Context: an optimization exercise on an open-source flow, tuned for small area. The choices shown serve that exercise and are no tape-out recipe. Only simulation tests tie the RTL to the original design; equivalence was not proved. Some runs may be left out. An edit can pass the tests and still lose a function that they never use.

==> flow/design.v <==
`timescale 1ns / 1ps
module digit_rom(input [3:0] rom, input [6:0] row, input [6:0] col,  
    output reg digit
     ); 
    always @ *
    begin
      case (rom)  
        4'd0: digit <= (row <= 6 || row >= 121 || col <= 6 || col >= 57);  
        4'd1: digit <= ((row>=0 && row <= 127) && (col>=28 && col <= 34));  
        4'd2: digit <= (row <= 6 || row >= 121 || (row >= 60 && row <= 66) || (col <=6 && row >=66) || (col >= 57 && row <=60));  
        4'd3: digit <= (row <=6 || row >= 121 || (row >= 60 && row <= 66) || col >= 57);  
        4'd4: digit <= ((row >= 60 && row <= 66) || (col <=6 && row <= 60) || col >= 57);  
        4'd5: digit <= (row <= 6 || row >= 121 || (row >= 60 && row <= 66) || (col <=6 && row <=60) || (col >= 57 && row >= 66));  
        4'd6: digit <= (row <=6 || row >= 121 || (row >= 60 && row <= 66) || col<=6 || (col >= 57 && row >= 66));  
        4'd7: digit <= ((row <= 6 && row > 0) || col >= 57);  
        4'd8: digit <= (row <= 6 || row >= 121 || (row >= 60 && row <= 66) || col <= 6 || col >= 57);  
        4'd9: digit <= (row <= 6 || row >= 121 || (row >= 60 && row <= 66) || col >= 57 || (col <= 6 && row <= 60));  
        4'd10: digit <= (((col>=28 && col <= 34) && (row >= 50 && row <= 55)) || ((col>=28 && col <= 34) && (row >= 71 && row <= 76))); 
        4'd11: digit <= ((col>=28 && col <= 34) && row >=121) ? 1:0;  
        default: digit = 0;  
      endcase
    end  
endmodule
module pixel_clk_generation(
    input clk,input display_on,input [9:0] pixel_x,input [9:0] pixel_y,
    input [5:0] sec,input [5:0] min,input [5:0] hour,input [5:0] curr_hour,input [5:0] curr_min,input [17:0] current,input [17:0] sw_time, 
    input [17:0] date,input [17:0] t,
    output reg [3:0] R_data,output reg [3:0] G_data,output reg [3:0] B_data
    );
    wire [3:0] hr10, hr1, min10, min1, sec10, sec1, yr1000, yr100, yr10, yr1, mon10, mon1, day10, day1, c1, c2, p1, p2;
    assign p1 = 4'd11;  
    assign p2 = 4'd11; 
    assign c1 = 4'd10;  
    assign c2 = 4'd10;
    assign hr10 = (hour / 10) | (curr_hour / 10) | (current[17:12] / 10) | (sw_time[17:12] / 10) | (t[17:12] / 10); 
    assign hr1 = (hour % 10) | (curr_hour % 10) | (current[17:12] % 10) | (sw_time[17:12] % 10) | (t[17:12] % 10);
    assign min10 = (min / 10) | (curr_min / 10) | (current[11:6] / 10) | (sw_time[11:6] / 10) | (t[11:6] / 10);
    assign min1 = (min % 10) | (curr_min % 10) | (current[11:6] % 10) | (sw_time[11:6] % 10) | (t[11:6] % 10);
    assign sec10 = (sec / 10) | (current[5:0] / 10) | (sw_time[5:0] / 10) | (t[5:0] / 10);
    assign sec1 = (sec % 10) | (current[5:0] % 10) | (sw_time[5:0] % 10) | (t[5:0] % 10);
    assign yr1000 = 4'b0010; 
    assign yr100 = 4'b0000; 
    assign yr10 = (date[17:12] / 10) % 10;  
    assign yr1 = date[17:12] % 10;  
    assign mon10 = date[11:6] / 10;  
    assign mon1 = date[11:6] % 10;  
    assign day10 = date[5:0] / 10;  
    assign day1 = date[5:0] % 10;  
    wire digit;  
    reg [3:0] rom;  
    wire [6:0] row;  
    wire [6:0] col;  
    reg [9:0] rom_x;  
    reg [9:0] rom_y;  
    digit_rom digit_rom_inst(.rom(rom), .row(col), .col(row), .digit(digit));
    localparam hr10_x_s = 70;
    localparam hr10_x_e = 134;
    localparam hr1_x_s = 140;
    localparam hr1_x_e = 204;
    localparam min10_x_s = 280;
    localparam min10_x_e = 344;
    localparam min1_x_s = 350;
    localparam min1_x_e = 414;
    localparam sec10_x_s = 490;
    localparam sec10_x_e = 554;
    localparam sec1_x_s = 560;
    localparam sec1_x_e = 624;
    localparam yr1000_x_s = 100;
    localparam yr1000_x_e = 164;
    localparam yr100_x_s = 170;
    localparam yr100_x_e = 234;
    localparam yr10_x_s = 240;
    localparam yr10_x_e = 304;
    localparam yr1_x_s = 310;
    localparam yr1_x_e = 374;
    localparam mon10_x_s = 450;
    localparam mon10_x_e = 514;
    localparam mon1_x_s = 520;
    localparam mon1_x_e = 584;
    localparam day10_x_s = 660;
    localparam day10_x_e = 724;
    localparam day1_x_s = 730;
    localparam day1_x_e = 794;
    localparam c1_x_s = 210;
    localparam c1_x_e = 274;
    localparam c2_x_s = 420;
    localparam c2_x_e = 484;    
    localparam p1_x_s = 380;
    localparam p1_x_e = 444;
    localparam p2_x_s = 590;
    localparam p2_x_e = 654;
    always @ (posedge clk)  
    begin  
      if (display_on)  
      begin 
        if (pixel_y >= 478 && pixel_y <= 605)  
        begin 
           rom_y <= pixel_y - 478;  
           if (pixel_x >= hr10_x_s && pixel_x <= hr10_x_e)  
           begin 
               rom_x <= pixel_x - hr10_x_s;  
               rom <= hr10;  
           end
           else if (pixel_x >= hr1_x_s && pixel_x <= hr1_x_e)  
           begin
               rom_x <= pixel_x - hr1_x_s;  
               rom <= hr1;  
           end
           else if (pixel_x >= min10_x_s && pixel_x <= min10_x_e)  
           begin
               rom_x <= pixel_x - min10_x_s;  
               rom <= min10;  
           end
           else if (pixel_x >= min1_x_s && pixel_x <= min1_x_e)  
           begin
               rom_x <= pixel_x - min1_x_s;  
               rom <= min1;  
           end
           else if (pixel_x >= sec10_x_s && pixel_x <= sec10_x_e)  
           begin
               rom_x <= pixel_x - sec10_x_s;  
               rom <= sec10;  
           end
           else if (pixel_x >= sec1_x_s && pixel_x <= sec1_x_e)  
           begin
               rom_x <= pixel_x - sec1_x_s;  
               rom <= sec1;  
           end
           else if (pixel_x >= c1_x_s && pixel_x <= c1_x_e)  
           begin
               rom_x <= pixel_x - c1_x_s;  
               rom <= c1;  
           end
           else if (pixel_x >= c2_x_s && pixel_x <= c2_x_e)  
           begin
               rom_x <= pixel_x - c2_x_s;  
               rom <= c2;  
           end
           else
           begin 
               rom <= 4'b1111;  
           end
        end
        else if (pixel_y >= 100 && pixel_y <= 228)  
        begin
           rom_y <= pixel_y - 100;  
           if (pixel_x >= yr1000_x_s && pixel_x <= yr1000_x_e)  
           begin 
               rom_x <= pixel_x - yr1000_x_s;  
               rom <= yr1000;  
           end
           else if (pixel_x >= yr100_x_s && pixel_x <= yr100_x_e)  
           begin
               rom_x <= pixel_x - yr100_x_s;  
               rom <= yr100;  
           end
           else if (pixel_x >= yr10_x_s && pixel_x <= yr10_x_e)  
           begin
               rom_x <= pixel_x - yr10_x_s;  
               rom <= yr10;  
           end
           else if (pixel_x >= yr1_x_s && pixel_x <= yr1_x_e)  
           begin
               rom_x <= pixel_x - yr1_x_s;  
               rom <= yr1;  
           end
           else if (pixel_x >= mon10_x_s && pixel_x <= mon10_x_e)  
           begin
               rom_x <= pixel_x - mon10_x_s;  
               rom <= mon10;  
           end
           else if (pixel_x >= mon1_x_s && pixel_x <= mon1_x_e)  
           begin
               rom_x <= pixel_x - mon1_x_s;  
               rom <= mon1;  
           end
           else if (pixel_x >= day10_x_s && pixel_x <= day10_x_e)  
           begin
               rom_x <= pixel_x - day10_x_s;  
               rom <= day10;  
           end
           else if (pixel_x >= day1_x_s && pixel_x <= day1_x_e)  
           begin
               rom_x <= pixel_x - day1_x_s;  
               rom <= day1;  
           end
           else if (pixel_x >= p1_x_s && pixel_x <= p1_x_e)  
           begin
               rom_x <= pixel_x - p1_x_s;  
               rom <= p1;  
           end
           else if (pixel_x >= p2_x_s && pixel_x <= p2_x_e)  
           begin
               rom_x <= pixel_x - p2_x_s;  
               rom <= p2;  
           end
           else
           begin 
               rom <= 4'b1111;  
           end
        end
        else
        begin 
           rom <= 4'b1111;  
        end
        if (digit)  
        begin 
            R_data <= 4'b1111;
            G_data <= 4'b1111;
            B_data <= 4'b1111;
        end 
        else 
        begin 
            R_data <= 4'b0000;
            G_data <= 4'b0000;
            B_data <= 4'b0000;
        end
      end
      else 
      begin 
        R_data <= 4'b0000;
        G_data <= 4'b0000;
        B_data <= 4'b0000;
      end 
    end    
    assign row = rom_x [6:0];  
    assign col = rom_y [6:0];  
endmodule
`timescale 1ns / 1ps
 module vga
 #(
 parameter Tvw       = 12'd6   ,   
 parameter Tvbp      = 12'd29  ,   
 parameter Tvfp      = 12'd3   ,    
 parameter Tvdw      = 12'd768 ,   
 parameter Thw       = 12'd136 ,   
parameter Thbp      = 12'd160 ,   
parameter Thfp      = 12'd24  ,    
parameter Thdw      = 12'd1024,   
 parameter Vsync_pol = 1'b1    ,    
parameter Hsync_pol = 1'b1        
)
 (
 input  wire            clk, 
 input  wire            rstb,
 input  wire            pattern_en,
 input wire [5:0] sec,
 input wire [5:0] min, 
 input wire [5:0] hour,
 input wire [5:0] curr_hour,
 input wire [5:0] curr_min, 
 input wire [17:0] current, 
 input wire [17:0] sw_time, 
 input wire [17:0] date,
 input wire [17:0] t,
 output wire            vga_vs      ,
 output wire            vga_hs      ,
 output wire [3:0]      vga_r       ,
 output wire [3:0]      vga_g       ,
 output wire [3:0]      vga_b
 );
localparam Tvp   = Tvw + Tvbp + Tvfp + Tvdw; 
localparam Thp   = Thw + Thbp + Thfp + Thdw; 
localparam VSYNC_ACT = ~Vsync_pol;  
localparam HSYNC_ACT = ~Hsync_pol;  
 reg   [11:0]   hcnt        ;  
 reg   [11:0]   vcnt        ;  
 reg   [11:0]   pat_hcnt    ;  
 reg   [11:0]   pat_vcnt    ;  
 reg           pat_vs      ;  
 reg           pat_hs      ;  
 reg           pat_de      ;  
 reg   [3:0]   pat_r       ;  
 reg   [3:0]   pat_g       ;  
 reg   [3:0]   pat_b       ;  
 wire          clk_65       ;  
  assign clk_65 = clk;      
 always @(posedge clk_65 or negedge rstb) begin 
   if (!rstb) begin
       hcnt   <= 12'd0;  
       vcnt   <= 12'd0;  
   end
   else begin
      if (hcnt == (Thp - 1)) begin
         hcnt <= 12'd0;  
      end
      else begin
         hcnt <= hcnt + 1'b1;  
      end
      if (hcnt == (Thp - 1)) begin
         if (vcnt == (Tvp - 1)) begin
            vcnt <= 12'd0;  
         end
         else begin
            vcnt <= vcnt + 1'b1;  
         end
      end
   end
 end
 always @(posedge clk_65 or negedge rstb) begin 
   if (!rstb) begin
       pat_vs <= VSYNC_ACT;  
   end
   else begin
      if (hcnt == (Thp - 1)) begin
         if (vcnt == (Tvw - 1)) begin
            pat_vs <= ~VSYNC_ACT;  
         end
         else if (vcnt == (Tvp - 1)) begin 
            pat_vs <= VSYNC_ACT;  
         end
      end
   end
 end
 always @(posedge clk_65 or negedge rstb) begin 
   if (!rstb) begin
       pat_hs <= HSYNC_ACT;  
   end
   else begin
      if (hcnt == (Thw - 1)) begin
         pat_hs <= ~HSYNC_ACT;  
      end
      else if (hcnt == (Thp - 1)) begin
         pat_hs <= HSYNC_ACT;  
      end
   end
 end
 always @(posedge clk_65 or negedge rstb) begin 
   if (!rstb) begin
       pat_de   <= 1'b0;  
   end
   else begin
      if ((vcnt >= (Tvw + Tvbp)) && (vcnt <= (Tvp - Tvfp - 1))) begin
         if (hcnt == (Thw + Thbp - 1)) begin
            pat_de <= 1'b1;  
         end
         else if (hcnt == (Thp - Thfp - 1))begin
            pat_de <= 1'b0;  
         end
      end
   end
 end
 always @(posedge clk_65 or negedge rstb) begin 
   if (!rstb) begin
      pat_hcnt    <= 'd0;  
   end
   else begin
      if (pat_de) begin
         pat_hcnt <= pat_hcnt + 'b1;  
      end
      else begin
         pat_hcnt <= 'd0;  
      end 
   end
 end
 always @(posedge clk_65 or negedge rstb) begin 
   if (!rstb) begin
      pat_vcnt <= 'd0;  
   end
   else begin
      if ((vcnt >= (Tvw + Tvbp)) && (vcnt <= (Tvp - Tvfp - 1))) begin
         if (hcnt == (Thp - 1)) begin
            pat_vcnt <= pat_vcnt + 'd1;  
         end
      end
      else begin
      pat_vcnt <= 'd0;  
      end
   end
 end
 pixel_clk_generation pixel_clk_gen(.clk(clk_65), .display_on(pattern_en), .pixel_x(pat_hcnt), .pixel_y(pat_vcnt), .sec(sec), .min(min), .hour(hour), .curr_hour(curr_hour), .curr_min(curr_min), .current(current), .sw_time(sw_time), .date(date), .t(t), .R_data(vga_r), .G_data(vga_g), .B_data(vga_b));
 assign vga_vs  = pat_vs;
 assign vga_hs  = pat_hs;
 endmodule 
==> flow/run.sh <==
#!/bin/bash
# synth_recipe.tcl (not shown) runs the flow's synth.tcl, then flattens the netlist and writes it again
# the make line also repeats each setting of config.mk as NAME=value (left out here)
make -C /OpenROAD-flow-scripts/flow DESIGN_CONFIG=/design/flow/config.mk WORK_HOME=/design/flow/orfs CLKGATE_MAP_FILE= SYNTH_SCRIPT=/design/flow/synth_recipe.tcl finish
==> flow/config.mk <==
export PLATFORM = sky130hd
export DESIGN_NAME = vga
export DESIGN_NICKNAME = vga
export VERILOG_FILES = /design/flow/design.v
export SDC_FILE = /design/flow/constraint.sdc
export NUM_CORES = 8
export LEC_CHECK = 0
export CAP_MARGIN = 20
export CORE_MARGIN = 2
export CORE_UTILIZATION = 40
export SLEW_MARGIN = 20
==> flow/constraint.sdc <==
create_clock -name core_clock -period 15.0 [get_ports {clk}]
set_input_delay 3.0000 -clock core_clock [delete_from_list [all_inputs] [get_ports {clk}]]
set_output_delay 3.0000 -clock core_clock [all_outputs]
set_load 0.01 [all_outputs]
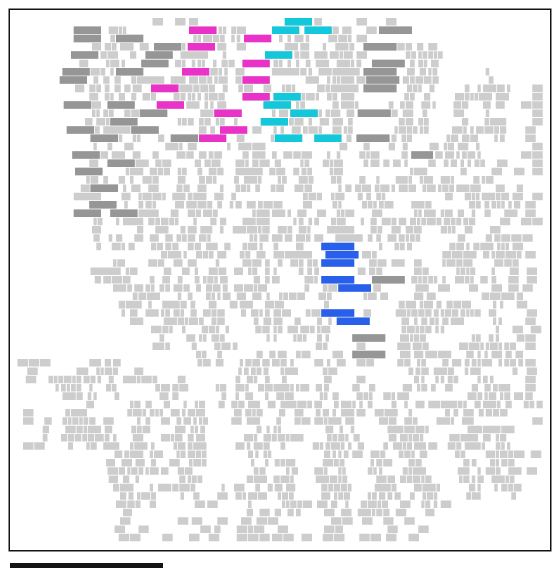
**Above:** run 1 (sequential cells grouped by signal name).
Scale bar: 50 um. Other sequential cells in the stronger grey, the rest of the logic in the fainter grey.
blue -> pixel_clk_gen.rom_x  # sequential cells 7, where middle
magenta -> vcnt  # sequential cells 12, where top middle
cyan -> pat_vcnt  # sequential cells 10, where top middle
not coloured = 37
Final Util: 45.6%
Seq area share: 12.9%
Reg area: 1740 um^2

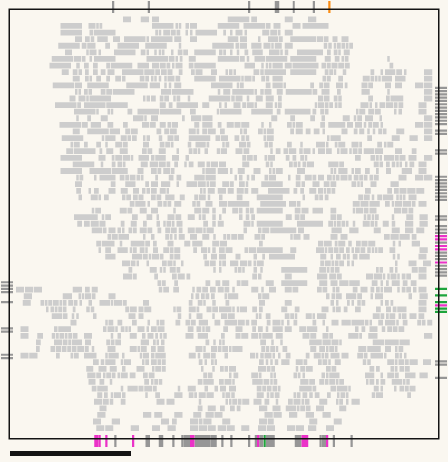
**Above:** run 1 (pin map).
Scale bar: 50 um. Pins as bars across the die edge, other pins in grey.
orange -> clk  # pins 1, direction input, edge top
green -> hour  # pins 6, direction input, edge 5 right, 1 bottom
all pins by edge = 51 bottom, 51 right, 9 left, 8 top
Die X: 177 um
Die Ht: 177 um
IO Port Bufs: 118

==> results.json, run 1 <==
{
  "multi_input_area_um2": 9310,
  "synth_most_common_cell": "nand2_1",
  "postCtsSetupRepairBufs": 0,
  "status": "finished clean",
  "synth_area_per_cell_um2": 7.08,
  "final_cell_mix": "nand2_1, nor2_1, o21ai_0, clkdlybuf4s50_1, a21oi_1",
  "ys_seq_area_share_pct": 14.6,
  "core_area_um2": 29500,
  "worstPathCellList": "clkdlybuf4s50_1, or2_2, ha_1, nor2b_1, nand2_1, a311oi_1, a221oi_1, ha_1, nor2_1, nand2_1, nand4_1, a211oi_1, o21ai_0, a2111oi_2, a31oi_1, a211o_1",
  "fmax_mhz": 148,
  "placed_cells": 2088,
  "overflow": 0,
  "mostFrequentLayoutCell": "nand2_1",
  "drtAntennaViolNets": 0,
  "ctsHoldBuffers": 0,
  "synth_nets": 1863,
  "antenna_found_initial": 1,
  "busiest_layer": "met2",
  "nets": 1889,
  "crit_path_start_kind": "primary input",
  "wl_per_cell_um": 17.4,
  "use_met1_pct": 32.8,
  "root_buffer": "clkbuf_16",
  "rrSetupSlack_ns": 10.38,
  "synthTopCellsByArea": "dfrtp_1, ha_1, o21ai_0",
  "cts_max_path_buffers": 2,
  "arrival_ns": 6.88,
  "top_layer": "met4",
  "numClockSinks": 66,
  "cap_violations": 0,
  "initial_utilization_pct": 40.4,
  "synth_top_area_cell": "dfrtp_1",
  "fin_worst_skew_ns": 0.00820,
  "hp-class": "flip-flop to flip-flop",
  "slowest_stage": "clkdlybuf4s50_1",
  "dpl_cell_area_um2": 13100,
  "worstMarginPinSlew_ns": 0.966,
  "finalInstanceArea_um2": 13500,
  "yosys-top-cells-count": "nand2_1, nor2_1, o21ai_0",
  "critPathLaunch": "current[9]",
  "synth_cells": 1683,
  "grt_max_degree": 48,
  "rr_endpoint": "pixel_clk_gen.rom_x[0]",
  "finalSetupViolations": 0,
  "worstSkewPairLatency_ns": 0.34,
  "rsz0062_at_grt": "false",
  "top_regs": "hcnt (12), vcnt (12)",
  "drc": 0,
  "cp_max_fo": 13,
  "hold_viol_final": 0,
  "crit_type": "primary input to flip-flop",
  "required_ns": 15.10,
  "final_layout_size_suffix_gt1_share_pct": 5.37,
  "dp_slack_ns": 7.89,
  "drv_slew": 0,
  "worst_slack_ns": 8.22,
  "cp-end-kind": "flip-flop",
  "cts_buffers": 9,
  "synth_top_flop_cell": "dfrtp_1",
  "cp-endpoint": "pixel_clk_gen.rom[2]",
  "detail_route.first_pass.iterations": 6,
  "timing.final.crit_share_pct": 45.2
}
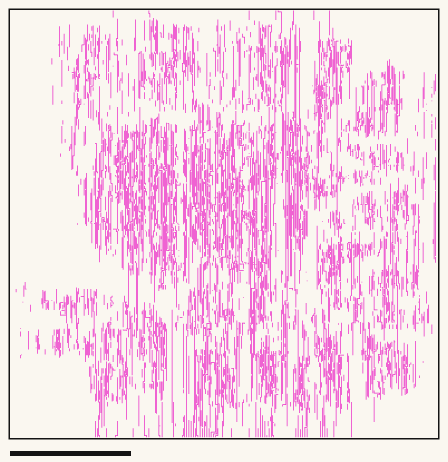
**Above:** run 1 (M2 wires).
Scale bar: 50 um.
wire length on this layer = 16800 um
nets with wire on the layer = 1539
WL final: 36700 um
Vias: 12830
routing usage on met2: 37.2%

## run 1: logic make-up (layout without fill, tap and decap cells)
kind of cell	count (synthesis)	in the layout	share of synthesized area, %
flip-flops	66	66	14.6
AND/OR/NAND/NOR	645	645	27.6
adder cells (fa/ha/maj)	81	81	8.38
multiplexers	20	20	1.76
other	0	1	0
buffers and inverters	203	234	7.33
XOR/XNOR	86	86	6.32
AO/OA/AOI/OAI	582	582	34.0
## run 1: final cells by class
cell class / count / share of cell area, %
multi-input combinational: 1414 / 69.2
inverter: 87 / 2.43
sequential: 66 / 12.9
clock inverter: 4 / 0.223
tap: 390 / 3.63
antenna: 1 / 0.0186
clock buffer: 12 / 2.15
timing repair buffer: 131 / 9.49
==> run 2: a larger rewrite; changed files in full <==
==> flow/design.v <==
`timescale 1ns / 1ps
module digit_rom (
    input  wire [3:0] rom,
    input  wire y0, yT, yB, yM, yU, yD, yK,
    input  wire xL, xC, xR,
    output wire digit
);
  wire [15:0] k;
  genvar n;
  generate for (n = 0; n < 16; n = n + 1) begin : dec
    assign k[n] = (rom == n);
  end endgenerate
  wire tb = k[0] | k[2] | k[3] | k[5] | k[6] | k[8] | k[9];
  assign digit = (yT | yB) & tb
               | yT & ~y0 & k[7]
               | yM & (k[2] | k[3] | k[4] | k[5] | k[6] | k[8] | k[9])
               | xL & (k[0] | k[6] | k[8])
               | xL & yU & (k[4] | k[5] | k[9])
               | xL & yD & k[2]
               | xR & (k[0] | k[3] | k[4] | k[7] | k[8] | k[9])
               | xR & yU & k[2]
               | xR & yD & (k[5] | k[6])
               | xC & k[1]
               | xC & yK & k[10]
               | xC & yB & k[11];
endmodule
`timescale 1ns / 1ps
module pixel_clk_generation (
    input  wire        clk,
    input  wire        display_on,
    input  wire [4:0]  c,
    input  wire [6:0]  i,
    input  wire [9:0]  v,
    input  wire [5:0]  sec,
    input  wire [5:0]  min,
    input  wire [5:0]  hour,
    input  wire [5:0]  curr_hour,
    input  wire [5:0]  curr_min,
    input  wire [17:0] current,
    input  wire [17:0] sw_time,
    input  wire [17:0] date,
    input  wire [17:0] t,
    output wire [3:0]  R_data,
    output wire [3:0]  G_data,
    output wire [3:0]  B_data
);
  wire trow = (v[9] & (~v[8] & ((~v[7] & (v[6] | (v[5] | (v[4] | (v[3] | (v[2] | (v[1] | v[0]))))))) | (v[7] & (~v[6] & (~v[5] & (~v[4] & (~v[3] & (~v[2] & (~v[1] & ~v[0]))))))))));
  wire drow = (~v[9] & ((~v[8] & (v[7] & (v[6] | (v[5] | (v[4] | (v[3] | (v[2] & (v[1] & v[0])))))))) | (v[8] & (~v[7] & (~v[6] & (~v[5] & (~v[4] & ~v[3])))))));
  wire y0 = (v[9] & (~v[8] & (~v[7] & (~v[6] & (~v[5] & (~v[4] & (~v[3] & (~v[2] & (~v[1] & v[0]))))))))) | (~v[9] & (~v[8] & (v[7] & (~v[6] & (~v[5] & (~v[4] & (~v[3] & (v[2] & (v[1] & v[0]))))))))) | (~v[9] & (v[8] & (~v[7] & (~v[6] & (~v[5] & (~v[4] & (~v[3] & (v[2] & (v[1] & v[0])))))))));
  wire yT = (v[9] & (~v[8] & (~v[7] & (~v[6] & (~v[5] & (~v[4] & (~v[3] & ((~v[2] & (v[1] | v[0])) | v[2])))))))) | (~v[9] & (~v[8] & (v[7] & (~v[6] & (~v[5] & (~v[4] & ((~v[3] & (v[2] & (v[1] & v[0]))) | (v[3] & (~v[2] | ~v[1]))))))))) | (~v[9] & (v[8] & (~v[7] & (~v[6] & (~v[5] & (~v[4] & (~v[3] & (v[2] & (v[1] & v[0])))))))));
  wire yB = (v[9] & (~v[8] & ((~v[7] & (v[6] & (v[5] & (v[4] & (v[3] & (v[2] | v[1])))))) | (v[7] & (~v[6] & (~v[5] & (~v[4] & (~v[3] & (~v[2] & (~v[1] & ~v[0])))))))))) | (~v[9] & (v[8] & (~v[7] & (~v[6] & (~v[5] & (~v[4] & (~v[3] & (~v[2] | (v[2] & (~v[1] | ~v[0]))))))))));
  wire yM = (v[9] & (~v[8] & (~v[7] & ((~v[6] & (v[5] & (v[4] & (v[3] & (v[2] & (v[1] | v[0])))))) | (v[6] & (~v[5] & (~v[4] & (~v[3] & ~v[2])))))))) | (~v[9] & (~v[8] & (v[7] & (v[6] & (~v[5] & (~v[4] & ((~v[3] & (v[2] | (v[1] & v[0]))) | (v[3] & (~v[2] & ~v[1])))))))));
  wire yU = (v[9] & (~v[8] & (~v[7] & (~v[6] & ((~v[5] & (v[4] | (v[3] | (v[2] | (v[1] | v[0]))))) | (v[5] & (~v[4] | (~v[3] | (~v[2] | ~v[1]))))))))) | (~v[9] & (~v[8] & (v[7] & ((~v[6] & (v[5] | (v[4] | (v[3] | (v[2] & (v[1] & v[0])))))) | (v[6] & (~v[5] & (~v[4] & (~v[3] & ~v[2])))))))) | (~v[9] & (v[8] & (~v[7] & (~v[6] & (~v[5] & (~v[4] & (~v[3] & (v[2] & (v[1] & v[0])))))))));
  wire yD = (v[9] & (~v[8] & ((~v[7] & (v[6] & (v[5] | (v[4] | (v[3] | (v[2] | (v[1] & v[0]))))))) | (v[7] & (~v[6] & (~v[5] & (~v[4] & (~v[3] & (~v[2] & (~v[1] & ~v[0])))))))))) | (~v[9] & ((~v[8] & (v[7] & (v[6] & (v[5] | (v[4] | (v[3] & (v[2] | (v[1] | v[0])))))))) | (v[8] & (~v[7] & (~v[6] & (~v[5] & (~v[4] & (~v[3] & (~v[2] | (~v[1] | ~v[0]))))))))));
  wire yK = (v[9] & (~v[8] & (~v[7] & (~v[6] & (v[5] & (v[4] & ((~v[3] & (v[2] | (v[1] & v[0]))) | (v[3] & (~v[2] & (~v[1] & ~v[0])))))))))) | (v[9] & (~v[8] & (~v[7] & (v[6] & (~v[5] & (~v[4] & (v[3] & (~v[2] | (v[2] & ~v[1]))))))))) | (~v[9] & (~v[8] & (v[7] & (~v[6] & (v[5] & (v[4] & (v[3] & ((~v[2] & (v[1] | v[0])) | (v[2] & (~v[1] | ~v[0])))))))))) | (~v[9] & (~v[8] & (v[7] & (v[6] & (~v[5] & ((~v[4] & (v[3] & (v[2] & v[1]))) | (v[4] & (~v[3] & ~v[2]))))))));
  wire dhi = ((~i[6] & (i[5] | (i[4] & (i[3] & (i[2] & i[1]))))) | i[6]);
  wire dlo = (~i[6] & (~i[5] & (~i[4] | (i[4] & (~i[3] | (~i[2] & (~i[1] & ~i[0])))))));
  wire xL = trow ? (~i[6] & (~i[5] & (~i[4] & (~i[3] & (~i[2] | (i[2] & (~i[1] | ~i[0]))))))) : (~i[6] & ((~i[5] & (i[4] & (i[3] & (i[2] & i[1])))) | (i[5] & (~i[4] & (~i[3] & (~i[2] | (~i[1] & ~i[0])))))));
  wire xC = trow ? (~i[6] & ((~i[5] & (i[4] & (i[3] & i[2]))) | (i[5] & (~i[4] & (~i[3] & (~i[2] & (~i[1] | ~i[0]))))))) : ((~i[6] & (i[5] & (i[4] & (i[3] & (i[2] | i[1]))))) | (i[6] & (~i[5] & (~i[4] & (~i[3] & (~i[2] & (~i[1] & ~i[0])))))));
  wire xR = trow ? ((~i[6] & (i[5] & (i[4] & (i[3] & (i[2] | (i[1] | i[0])))))) | (i[6] & (~i[5] & (~i[4] & (~i[3] & (~i[2] & (~i[1] & ~i[0]))))))) : (~i[6] & (~i[5] & (i[4] & ((~i[3] & (i[2] | (i[1] | i[0]))) | (i[3] & (~i[2] & (~i[1] & ~i[0])))))));
  wire gt = trow & ((~c[4] & ((~c[3] & (c[2] & c[1])) | (c[3] & (~c[2] | ~c[1]))))) & (~i[6] | (i[6] & (~i[5] & (~i[4] & (~i[3] & (~i[2] & (~i[1] & ~i[0])))))));
  wire gd = drow & ((dhi & ((~c[4] & ((~c[3] & (c[2] & c[1])) | c[3])))) | (dlo & (((~c[4] & (c[3] | (c[2] & (c[1] & c[0])))) | (c[4] & (~c[3] & (~c[2] & (~c[1] & ~c[0]))))))));
  wire th = trow & ((~c[4] & (~c[3] & (c[2] & (c[1] & ~c[0])))) | (~c[4] & (~c[3] & (c[2] & (c[1] & c[0])))));
  wire tm = trow & ((~c[4] & (c[3] & (~c[2] & (~c[1] & c[0])))) | (~c[4] & (c[3] & (~c[2] & (c[1] & ~c[0])))));
  wire ts = trow & ((~c[4] & (c[3] & (c[2] & (~c[1] & ~c[0])))) | (~c[4] & (c[3] & (c[2] & (~c[1] & c[0])))));
  wire dh = drow & (dhi ? ((~c[4] & (c[3] & (~c[2] & (~c[1] & ~c[0])))) | (~c[4] & (c[3] & (~c[2] & (~c[1] & c[0]))))) : ((~c[4] & (c[3] & (~c[2] & (~c[1] & c[0])))) | (~c[4] & (c[3] & (~c[2] & (c[1] & ~c[0]))))));
  wire dm = drow & (dhi ? ((~c[4] & (c[3] & (~c[2] & (c[1] & c[0])))) | (~c[4] & (c[3] & (c[2] & (~c[1] & ~c[0]))))) : ((~c[4] & (c[3] & (c[2] & (~c[1] & ~c[0])))) | (~c[4] & (c[3] & (c[2] & (~c[1] & c[0]))))));
  wire ds = drow & (dhi ? ((~c[4] & (c[3] & (c[2] & (c[1] & ~c[0])))) | (~c[4] & (c[3] & (c[2] & (c[1] & c[0]))))) : ((~c[4] & (c[3] & (c[2] & (c[1] & c[0])))) | (c[4] & (~c[3] & (~c[2] & (~c[1] & ~c[0]))))));
  wire tn = trow ? ((~c[4] & (~c[3] & (c[2] & (c[1] & ~c[0])))) | (~c[4] & (c[3] & (~c[2] & (~c[1] & c[0])))) | (~c[4] & (c[3] & (c[2] & (~c[1] & ~c[0]))))) : dhi ? ((~c[4] & (c[3] & (~c[2] & (~c[1] & ~c[0])))) | (~c[4] & (c[3] & (~c[2] & (c[1] & c[0])))) | (~c[4] & (c[3] & (c[2] & (c[1] & ~c[0]))))) : ((~c[4] & (c[3] & (~c[2] & (~c[1] & c[0])))) | (~c[4] & (c[3] & (c[2] & (~c[1] & ~c[0])))) | (~c[4] & (c[3] & (c[2] & (c[1] & c[0])))));
  wire colon = trow & ((~c[4] & (c[3] & (~c[2] & (~c[1] & ~c[0])))) | (~c[4] & (c[3] & (~c[2] & (c[1] & c[0])))));
  wire period = drow & (dhi ? ((~c[4] & (c[3] & (~c[2] & (c[1] & ~c[0])))) | (~c[4] & (c[3] & (c[2] & (~c[1] & c[0]))))) : ((~c[4] & (c[3] & (~c[2] & (c[1] & c[0])))) | (~c[4] & (c[3] & (c[2] & (c[1] & ~c[0]))))));
  wire two = drow & (dhi ? ((~c[4] & (~c[3] & (c[2] & (c[1] & ~c[0]))))) : ((~c[4] & (~c[3] & (c[2] & (c[1] & c[0]))))));
  wire [5:0] s0 = {6{th}} & hour | {6{tm}} & min | {6{ts}} & sec
                | {6{dh}} & date[17:12] | {6{dm}} & date[11:6] | {6{ds}} & date[5:0];
  wire [5:0] s1 = {6{th}} & curr_hour | {6{tm}} & curr_min;
  wire [5:0] s2 = {6{th}} & current[17:12] | {6{tm}} & current[11:6] | {6{ts}} & current[5:0];
  wire [5:0] s3 = {6{th}} & sw_time[17:12] | {6{tm}} & sw_time[11:6] | {6{ts}} & sw_time[5:0];
  wire [5:0] s4 = {6{th}} & t[17:12] | {6{tm}} & t[11:6] | {6{ts}} & t[5:0];
  wire [3:0] d0, d1, d2, d3, d4;
  tens_units u0 (.s(s0), .tn(tn), .d(d0));
  tens_units u1 (.s(s1), .tn(tn), .d(d1));
  tens_units u2 (.s(s2), .tn(tn), .d(d2));
  tens_units u3 (.s(s3), .tn(tn), .d(d3));
  tens_units u4 (.s(s4), .tn(tn), .d(d4));
  wire [3:0] code = d0 | d1 | d2 | d3 | d4 | {colon | period, 1'b0, two | colon | period, period};
  wire lit;
  digit_rom rom (.rom(code), .y0(y0), .yT(yT), .yB(yB), .yM(yM), .yU(yU), .yD(yD), .yK(yK),
                 .xL(xL), .xC(xC), .xR(xR), .digit(lit));
  reg p1, p2;
  always @(posedge clk) begin
    if (display_on) p1 <= (gt | gd) & lit;
    p2 <= display_on & p1;
  end
  assign R_data = {4{p2}};
  assign G_data = {4{p2}};
  assign B_data = {4{p2}};
endmodule
module tens_units (
    input  wire [5:0] s,
    input  wire       tn,
    output wire [3:0] d
);
  wire [4:0] w = s[5:1];
  wire [2:0] q, r;
  wire _0_;
  wire _10_;
  wire _11_;
  wire _12_;
  wire _13_;
  wire _14_;
  wire _15_;
  wire _16_;
  wire _17_;
  wire _18_;
  wire _19_;
  wire _1_;
  wire _20_;
  wire _21_;
  wire _22_;
  wire _23_;
  wire _24_;
  wire _2_;
  wire _3_;
  wire _4_;
  wire _5_;
  wire _6_;
  wire _7_;
  wire _8_;
  wire _9_;
  assign _13_ = 4'h2 >> { w[2], w[4] };
  assign _12_ = 4'h4 >> { _13_, w[3] };
  assign q[2] = 4'h2 >> { _12_, w[4] };
  assign _11_ = 4'h1 >> { q[2], w[2] };
  assign _10_ = 4'h8 >> { q[2], w[2] };
  assign _9_ = 4'h1 >> { _10_, _11_ };
  assign _8_ = 4'h1 >> { _9_, w[1] };
  assign _7_ = 4'h2 >> { _13_, w[3] };
  assign _6_ = 4'h4 >> { _7_, _8_ };
  assign q[1] = 4'he >> { _6_, _12_ };
  assign _5_ = 4'h4 >> { q[1], w[1] };
  assign _4_ = 4'h2 >> { q[1], w[1] };
  assign _3_ = 4'h1 >> { _4_, _5_ };
  assign _2_ = 4'h4 >> { _3_, w[0] };
  assign _1_ = 4'h2 >> { _5_, _9_ };
  assign _0_ = 4'h4 >> { _5_, _9_ };
  assign _24_ = 4'h1 >> { _0_, _1_ };
  assign _23_ = 4'h1 >> { _24_, _2_ };
  assign _22_ = 4'h1 >> { _8_, _12_ };
  assign _21_ = 4'h1 >> { _7_, w[1] };
  assign _20_ = 4'h1 >> { _21_, _22_ };
  assign q[0] = 4'he >> { _20_, _23_ };
  assign _19_ = 4'h4 >> { _20_, _2_ };
  assign _18_ = 4'h2 >> { _19_, _24_ };
  assign r[2] = 4'h1 >> { _18_, _23_ };
  assign _17_ = 4'h4 >> { q[0], w[0] };
  assign _16_ = 4'h1 >> { _17_, _3_ };
  assign _15_ = 4'h8 >> { _20_, _2_ };
  assign r[1] = 4'he >> { _15_, _16_ };
  assign _14_ = 4'h2 >> { q[0], w[0] };
  assign r[0] = 4'he >> { _14_, _17_ };
  assign d = tn ? {1'b0, q} : {r, s[0]};
endmodule
`timescale 1ns / 1ps
module vga (
    input  wire        clk,
    input  wire        rstb,
    input  wire        pattern_en,
    input  wire [5:0]  sec,
    input  wire [5:0]  min,
    input  wire [5:0]  hour,
    input  wire [5:0]  curr_hour,
    input  wire [5:0]  curr_min,
    input  wire [17:0] current,
    input  wire [17:0] sw_time,
    input  wire [17:0] date,
    input  wire [17:0] t,
    output wire        vga_vs,
    output wire        vga_hs,
    output wire [3:0]  vga_r,
    output wire [3:0]  vga_g,
    output wire [3:0]  vga_b
);
  reg [6:0] i;
  reg [4:0] c;
  reg [9:0] v;
  wire i_last = (i[6] & ((~i[5] & (i[4] | (i[3] | (i[2] & (i[1] | i[0]))))) | i[5]));
  wire h_last = (c[4] & ((~c[3] & (c[2] | (c[1] & c[0]))) | c[3])) & (i[6] & ((~i[5] & (i[4] | (i[3] | (i[2] | (i[1] & i[0]))))) | i[5]));
  wire v_last = (v[9] & (v[8] & ((~v[7] & (v[6] | (v[5] & (v[4] | (v[3] | (v[2] & (v[1] | v[0]))))))) | v[7])));
  wire [6:0] ci = {i[5:0] & ci[5:0], 1'b1};
  wire [4:0] cc = {c[3:0] & cc[3:0], 1'b1};
  wire [9:0] cv = {v[8:0] & cv[8:0], 1'b1};
  always @(posedge clk or negedge rstb) begin
    if (!rstb) begin
      i <= 7'd54;
      c <= 5'd0;
      v <= 10'd0;
    end else if (h_last) begin
      i <= 7'd54;
      c <= 5'd0;
      v <= v_last ? 10'd0 : v ^ cv;
    end else if (i_last) begin
      i <= 7'd0;
      c <= c ^ cc;
    end else begin
      i <= i ^ ci;
    end
  end
  assign vga_hs = ((~c[4] & (c[3] | (c[2] | (c[1] & c[0])))) | c[4]) | ((~c[4] & (~c[3] & (~c[2] & (c[1] & ~c[0])))) & ((~i[6] & (i[5] & (i[4] & (i[3] | (i[2] | i[1]))))) | i[6]));
  assign vga_vs = ((~v[9] & (v[8] | (v[7] | (v[6] | (v[5] | (v[4] | (v[3] | (v[2] & v[1])))))))) | v[9]);
  pixel_clk_generation pixel (
      .clk(clk), .display_on(pattern_en), .c(c), .i(i), .v(v),
      .sec(sec), .min(min), .hour(hour), .curr_hour(curr_hour), .curr_min(curr_min),
      .current(current), .sw_time(sw_time), .date(date), .t(t),
      .R_data(vga_r), .G_data(vga_g), .B_data(vga_b));
endmodule
==> run 2 against run 1 <==
  * Still clean
  * Global-route usage increased by 1.4 points
  * Critical path depth unchanged
  * Register-to-register slack got worse by 1.8 ns
  * Clock skew is 0.0062 ns higher
  * Cell area decreased by 58%
  * Synthesized area fell by 63%
  * Routed wire length fell by 60%
  * Critical path type unchanged
==> results.json, run 2 <==
{
  "status": "finished clean",
  "nets": 819,
  "cp_max_fo": 10,
  "clk_pin_slew_worst_paths_ns": 0.10,
  "ctsHoldBuffers": 0,
  "yosys-top-cells-count": "ha_1, nand2_1, nor2_1",
  "crit_family": "compound AO/OA/AOI/OAI gates",
  "initial_utilization_pct": 40.8,
  "required_ns": 15.03,
  "antennaDiodeCount": 0,
  "crit_path_start_kind": "primary input",
  "final_layout_size_suffix_gt1_share_pct": 5.54,
  "finalInstanceArea_um2": 5620,
  "crit_type": "primary input to flip-flop",
  "inverters_excl_clock": 32,
  "cp-end-kind": "flip-flop",
  "fmax_mhz": 130,
  "worstSkewPairLatency_ns": 0.28,
  "synth_top_area_cell": "ha_1",
  "synth_most_common_cell": "ha_1",
  "design.seq.count": 24,
  "worstMarginPinSlew_ns": 1.02,
  "postCtsSetupRepairBufs": 0,
  "detail_route.first_pass.iterations": 8,
  "hp-class": "flip-flop to flip-flop",
  "arrival_ns": 7.71,
  "fin_worst_skew_ns": 0.0144,
  "grt_max_degree": 33,
  "antenna_found_initial": 0,
  "register_area_um2": 606,
  "final_cell_mix": "clkdlybuf4s50_1, ha_1, nor2_1, nand2_1, o21ai_0",
  "slowest_stage": "a222oi_1",
  "muxShareOfSynthArea_pct": 4.38,
  "numClockSinks": 24,
  "top_regs": "v (10), i (7), c (5)",
  "grt_pass1_wl_um": 23500,
  "met1Wirelength_um": 6510,
  "overflow": 0,
  "cts_max_path_buffers": 2,
  "finalSetupViolations": 0,
  "root_buffer": "clkbuf_8",
  "worstPathCellList": "clkdlybuf4s50_1, a222oi_1, nand2_1, a311oi_1, ha_1, o21ai_0, o2111ai_1, nand3_1, ha_1, o22ai_1, a2111oi_0, a31oi_1, a311oi_1, a211oi_2, nor4b_1, o22ai_1",
  "top_layer": "met4",
  "clockBufferCount": 3,
  "multi_input_area_share_pct": 61.0,
  "busiest_layer": "met2",
  "synth_top_flop_cell": "dfrtp_1",
  "nonClkBufAreaFrac_pct": 21.7,
  "core_area_um2": 10800,
  "synth-xor-area-share_pct": 1.19,
  "synthSimpleGateAreaFrac_pct": 27.0,
  "nWellTaps": 140,
  "mostFrequentLayoutCell": "clkdlybuf4s50_1",
  "rsz0062_at_grt": "false",
  "hold_viol_final": 0,
  "buffers": 124,
  "dpl_cell_area_um2": 5550,
  "multi_input_area_um2": 3430,
  "clock_area_share_pct": 1.27,
  "synth_compound_area_share_pct": 32.3,
  "area_dominant_class": "multi-input gates",
  "drv_slew": 0,
  "drc": 0,
  "seq_share_pct": 10.8,
  "synth_nets": 735,
  "cts_tree": "yes",
  "ys_seq_elements": 24,
  "synth_top_family_by_area": "compound AO/OA/AOI/OAI gates",
  "drtAntennaViolNets": 0,
  "synthTopCellsByArea": "ha_1, dfrtp_1, o21ai_0",
  "dr_wl_met3_um": 804,
  "ys_seq_area_share_pct": 13.7,
  "num-fill-cells": 1033,
  "multi_input_cells": 484,
  "cts_buffers": 3,
  "synth_fa_ha_area_share_pct": 13.0,
  "timing.final.crit_share_pct": 51.2,
  "port_buffers": 118,
  "synth_cells": 585,
  "wl_per_cell_um": 18.1,
  "synth_area_per_cell_um2": 7.53,
  "maxSlewHeadroom_pct": 31.8,
  "cap_violations": 0,
  "ys_async_sr_fraction_pct": 91.7
}
==> run 2: cell count changes in the layout (fill, tap and decap cells not counted), moves of 27 or more <==
cell      previous run  this run
a21oi_1            113        26
nor3_1              43        16
nand2_1            155        43
xnor2_1             63         4
dfrtp_1             47        18
nand2b_1            50        10
ha_1                75        45
nor2b_1             50        13
nor2_1             139        43
o21ai_0            135        33
nand3_1             55        21
inv_1               85        31
==> run 2: through the flow <==
step | cells | util [%] | setup WS (ns)
final | 808 | 52.1 | 7.32
after global routing | 808 | 52.1 | 6.95
after CTS | 807 | 52.1 | 7.38
after global placement | 803 | 51.4 | 7.21
after floorplan | 585 | - | 8.16
after detailed placement | 803 | 51.4 | 7.06
==> run 2: final timing paths <==
path / startpoint / to / slack [ns] / cells after the start
worst max-delay path: sw_time[17] / pixel.p1 / 7.32 / 16
worst min-delay path: i[0] / i[0] / 0.47 / 1
worst max register to register: v[1] / pixel.p1 / 8.63 / 25
worst min register to register: i[0] / i[0] / 0.47 / 1
max in group asynchronous: rstb / i[2] / 11.97 / 1
min in group asynchronous: rstb / v[0] / 2.66 / 1
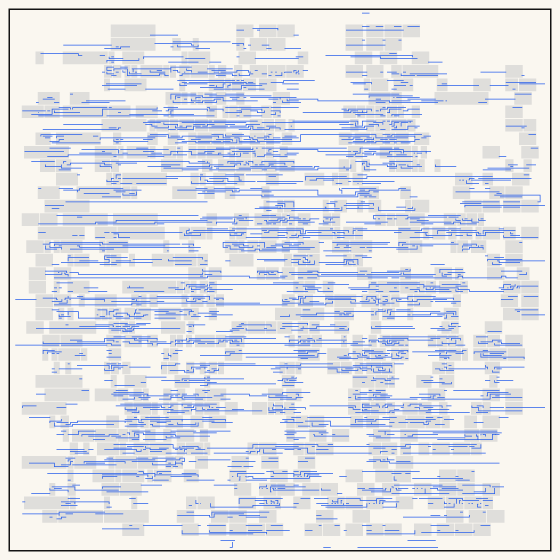
**Above:** run 2 (signal wires on met1).
Cells faint in the background.
main direction = horizontal
share of all routed wire = 45%
longest straight run = 30.8 um
nets with wire on the layer = 736
Vias: 5008
met1 Use GR: 31.8%

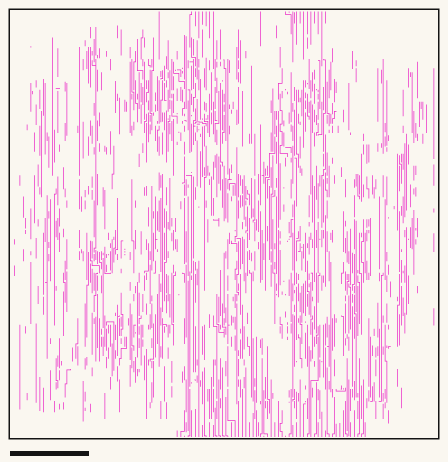
**Above:** run 2 (M2 wires).
Scale bar: 20 um.
longest straight run = 48.1 um
wire length on this layer = 7080 um
share of all routed wire = 48%
routing usage on met2: 43.8%
WL final: 14600 um

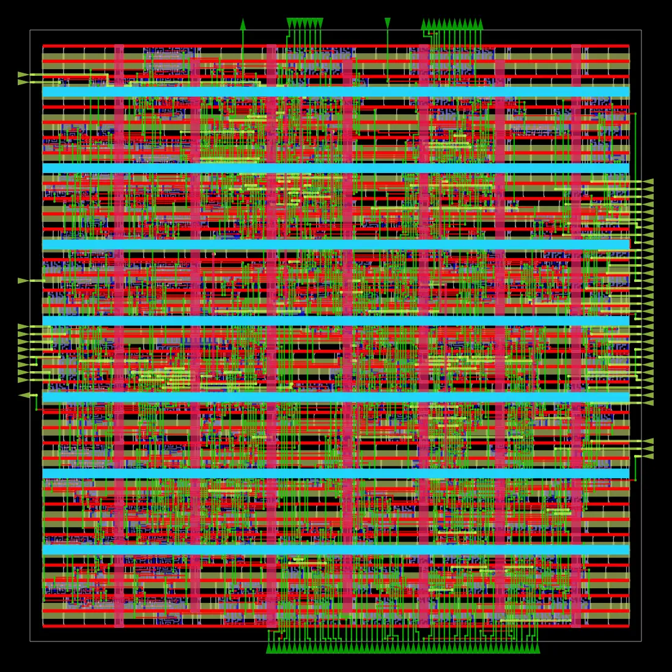
**Above:** run 2 (final layout).
I/O pin count: 119
Site Rows: 38
Die X: 109 um

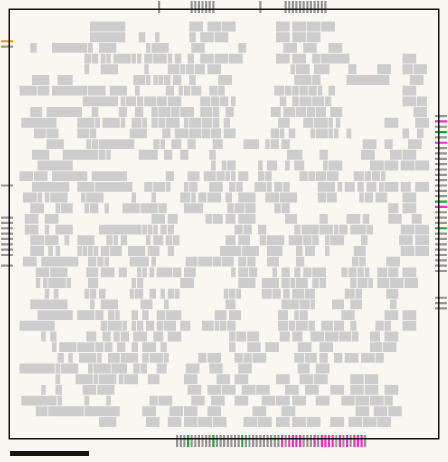
**Above:** run 2 (pin map).
Scale bar: 20 um. Pins as bars across the die edge, other pins in grey.
Die Ht: 109 um

[what the ideal ports hide]
In the flow no input, the clock included, has a driving cell. The finished layouts below were timed again as built, in two steps. Step 1 sets driving cells, clkbuf_16 on the clock port and buf_2 on the other inputs (assumed; they add their load-dependent delay and slew). Step 2 moves the port delays by t, midway between the first and last clock arrival at a register: inputs arrive t later, outputs are due t later. That takes back most of the time a late clock gives input paths. Three values: no drivers, after step 1, after step 2; two values: the first two.
| run | shift t [ns] | setup WS [ns] | slew at the worst register clock pin (ns) | worst data-port slew with drivers (ns) | pins driven straight from the clock port |
|---|---|---|---|---|---|
| run 1 | 0.383 | 8.224 / 8.247 / 7.864 | 0.06 / 0.06 | 0.08 | 1 |
| run 2 | 0.310 | 7.315 / 7.329 / 7.019 | 0.10 / 0.10 | 0.06 | 1 |
After both steps setup and hold are still met in every run listed. For run 1, which loses most, drivers alone change the setup slack by +0.023 ns; drivers and shift together by -0.360 ns.
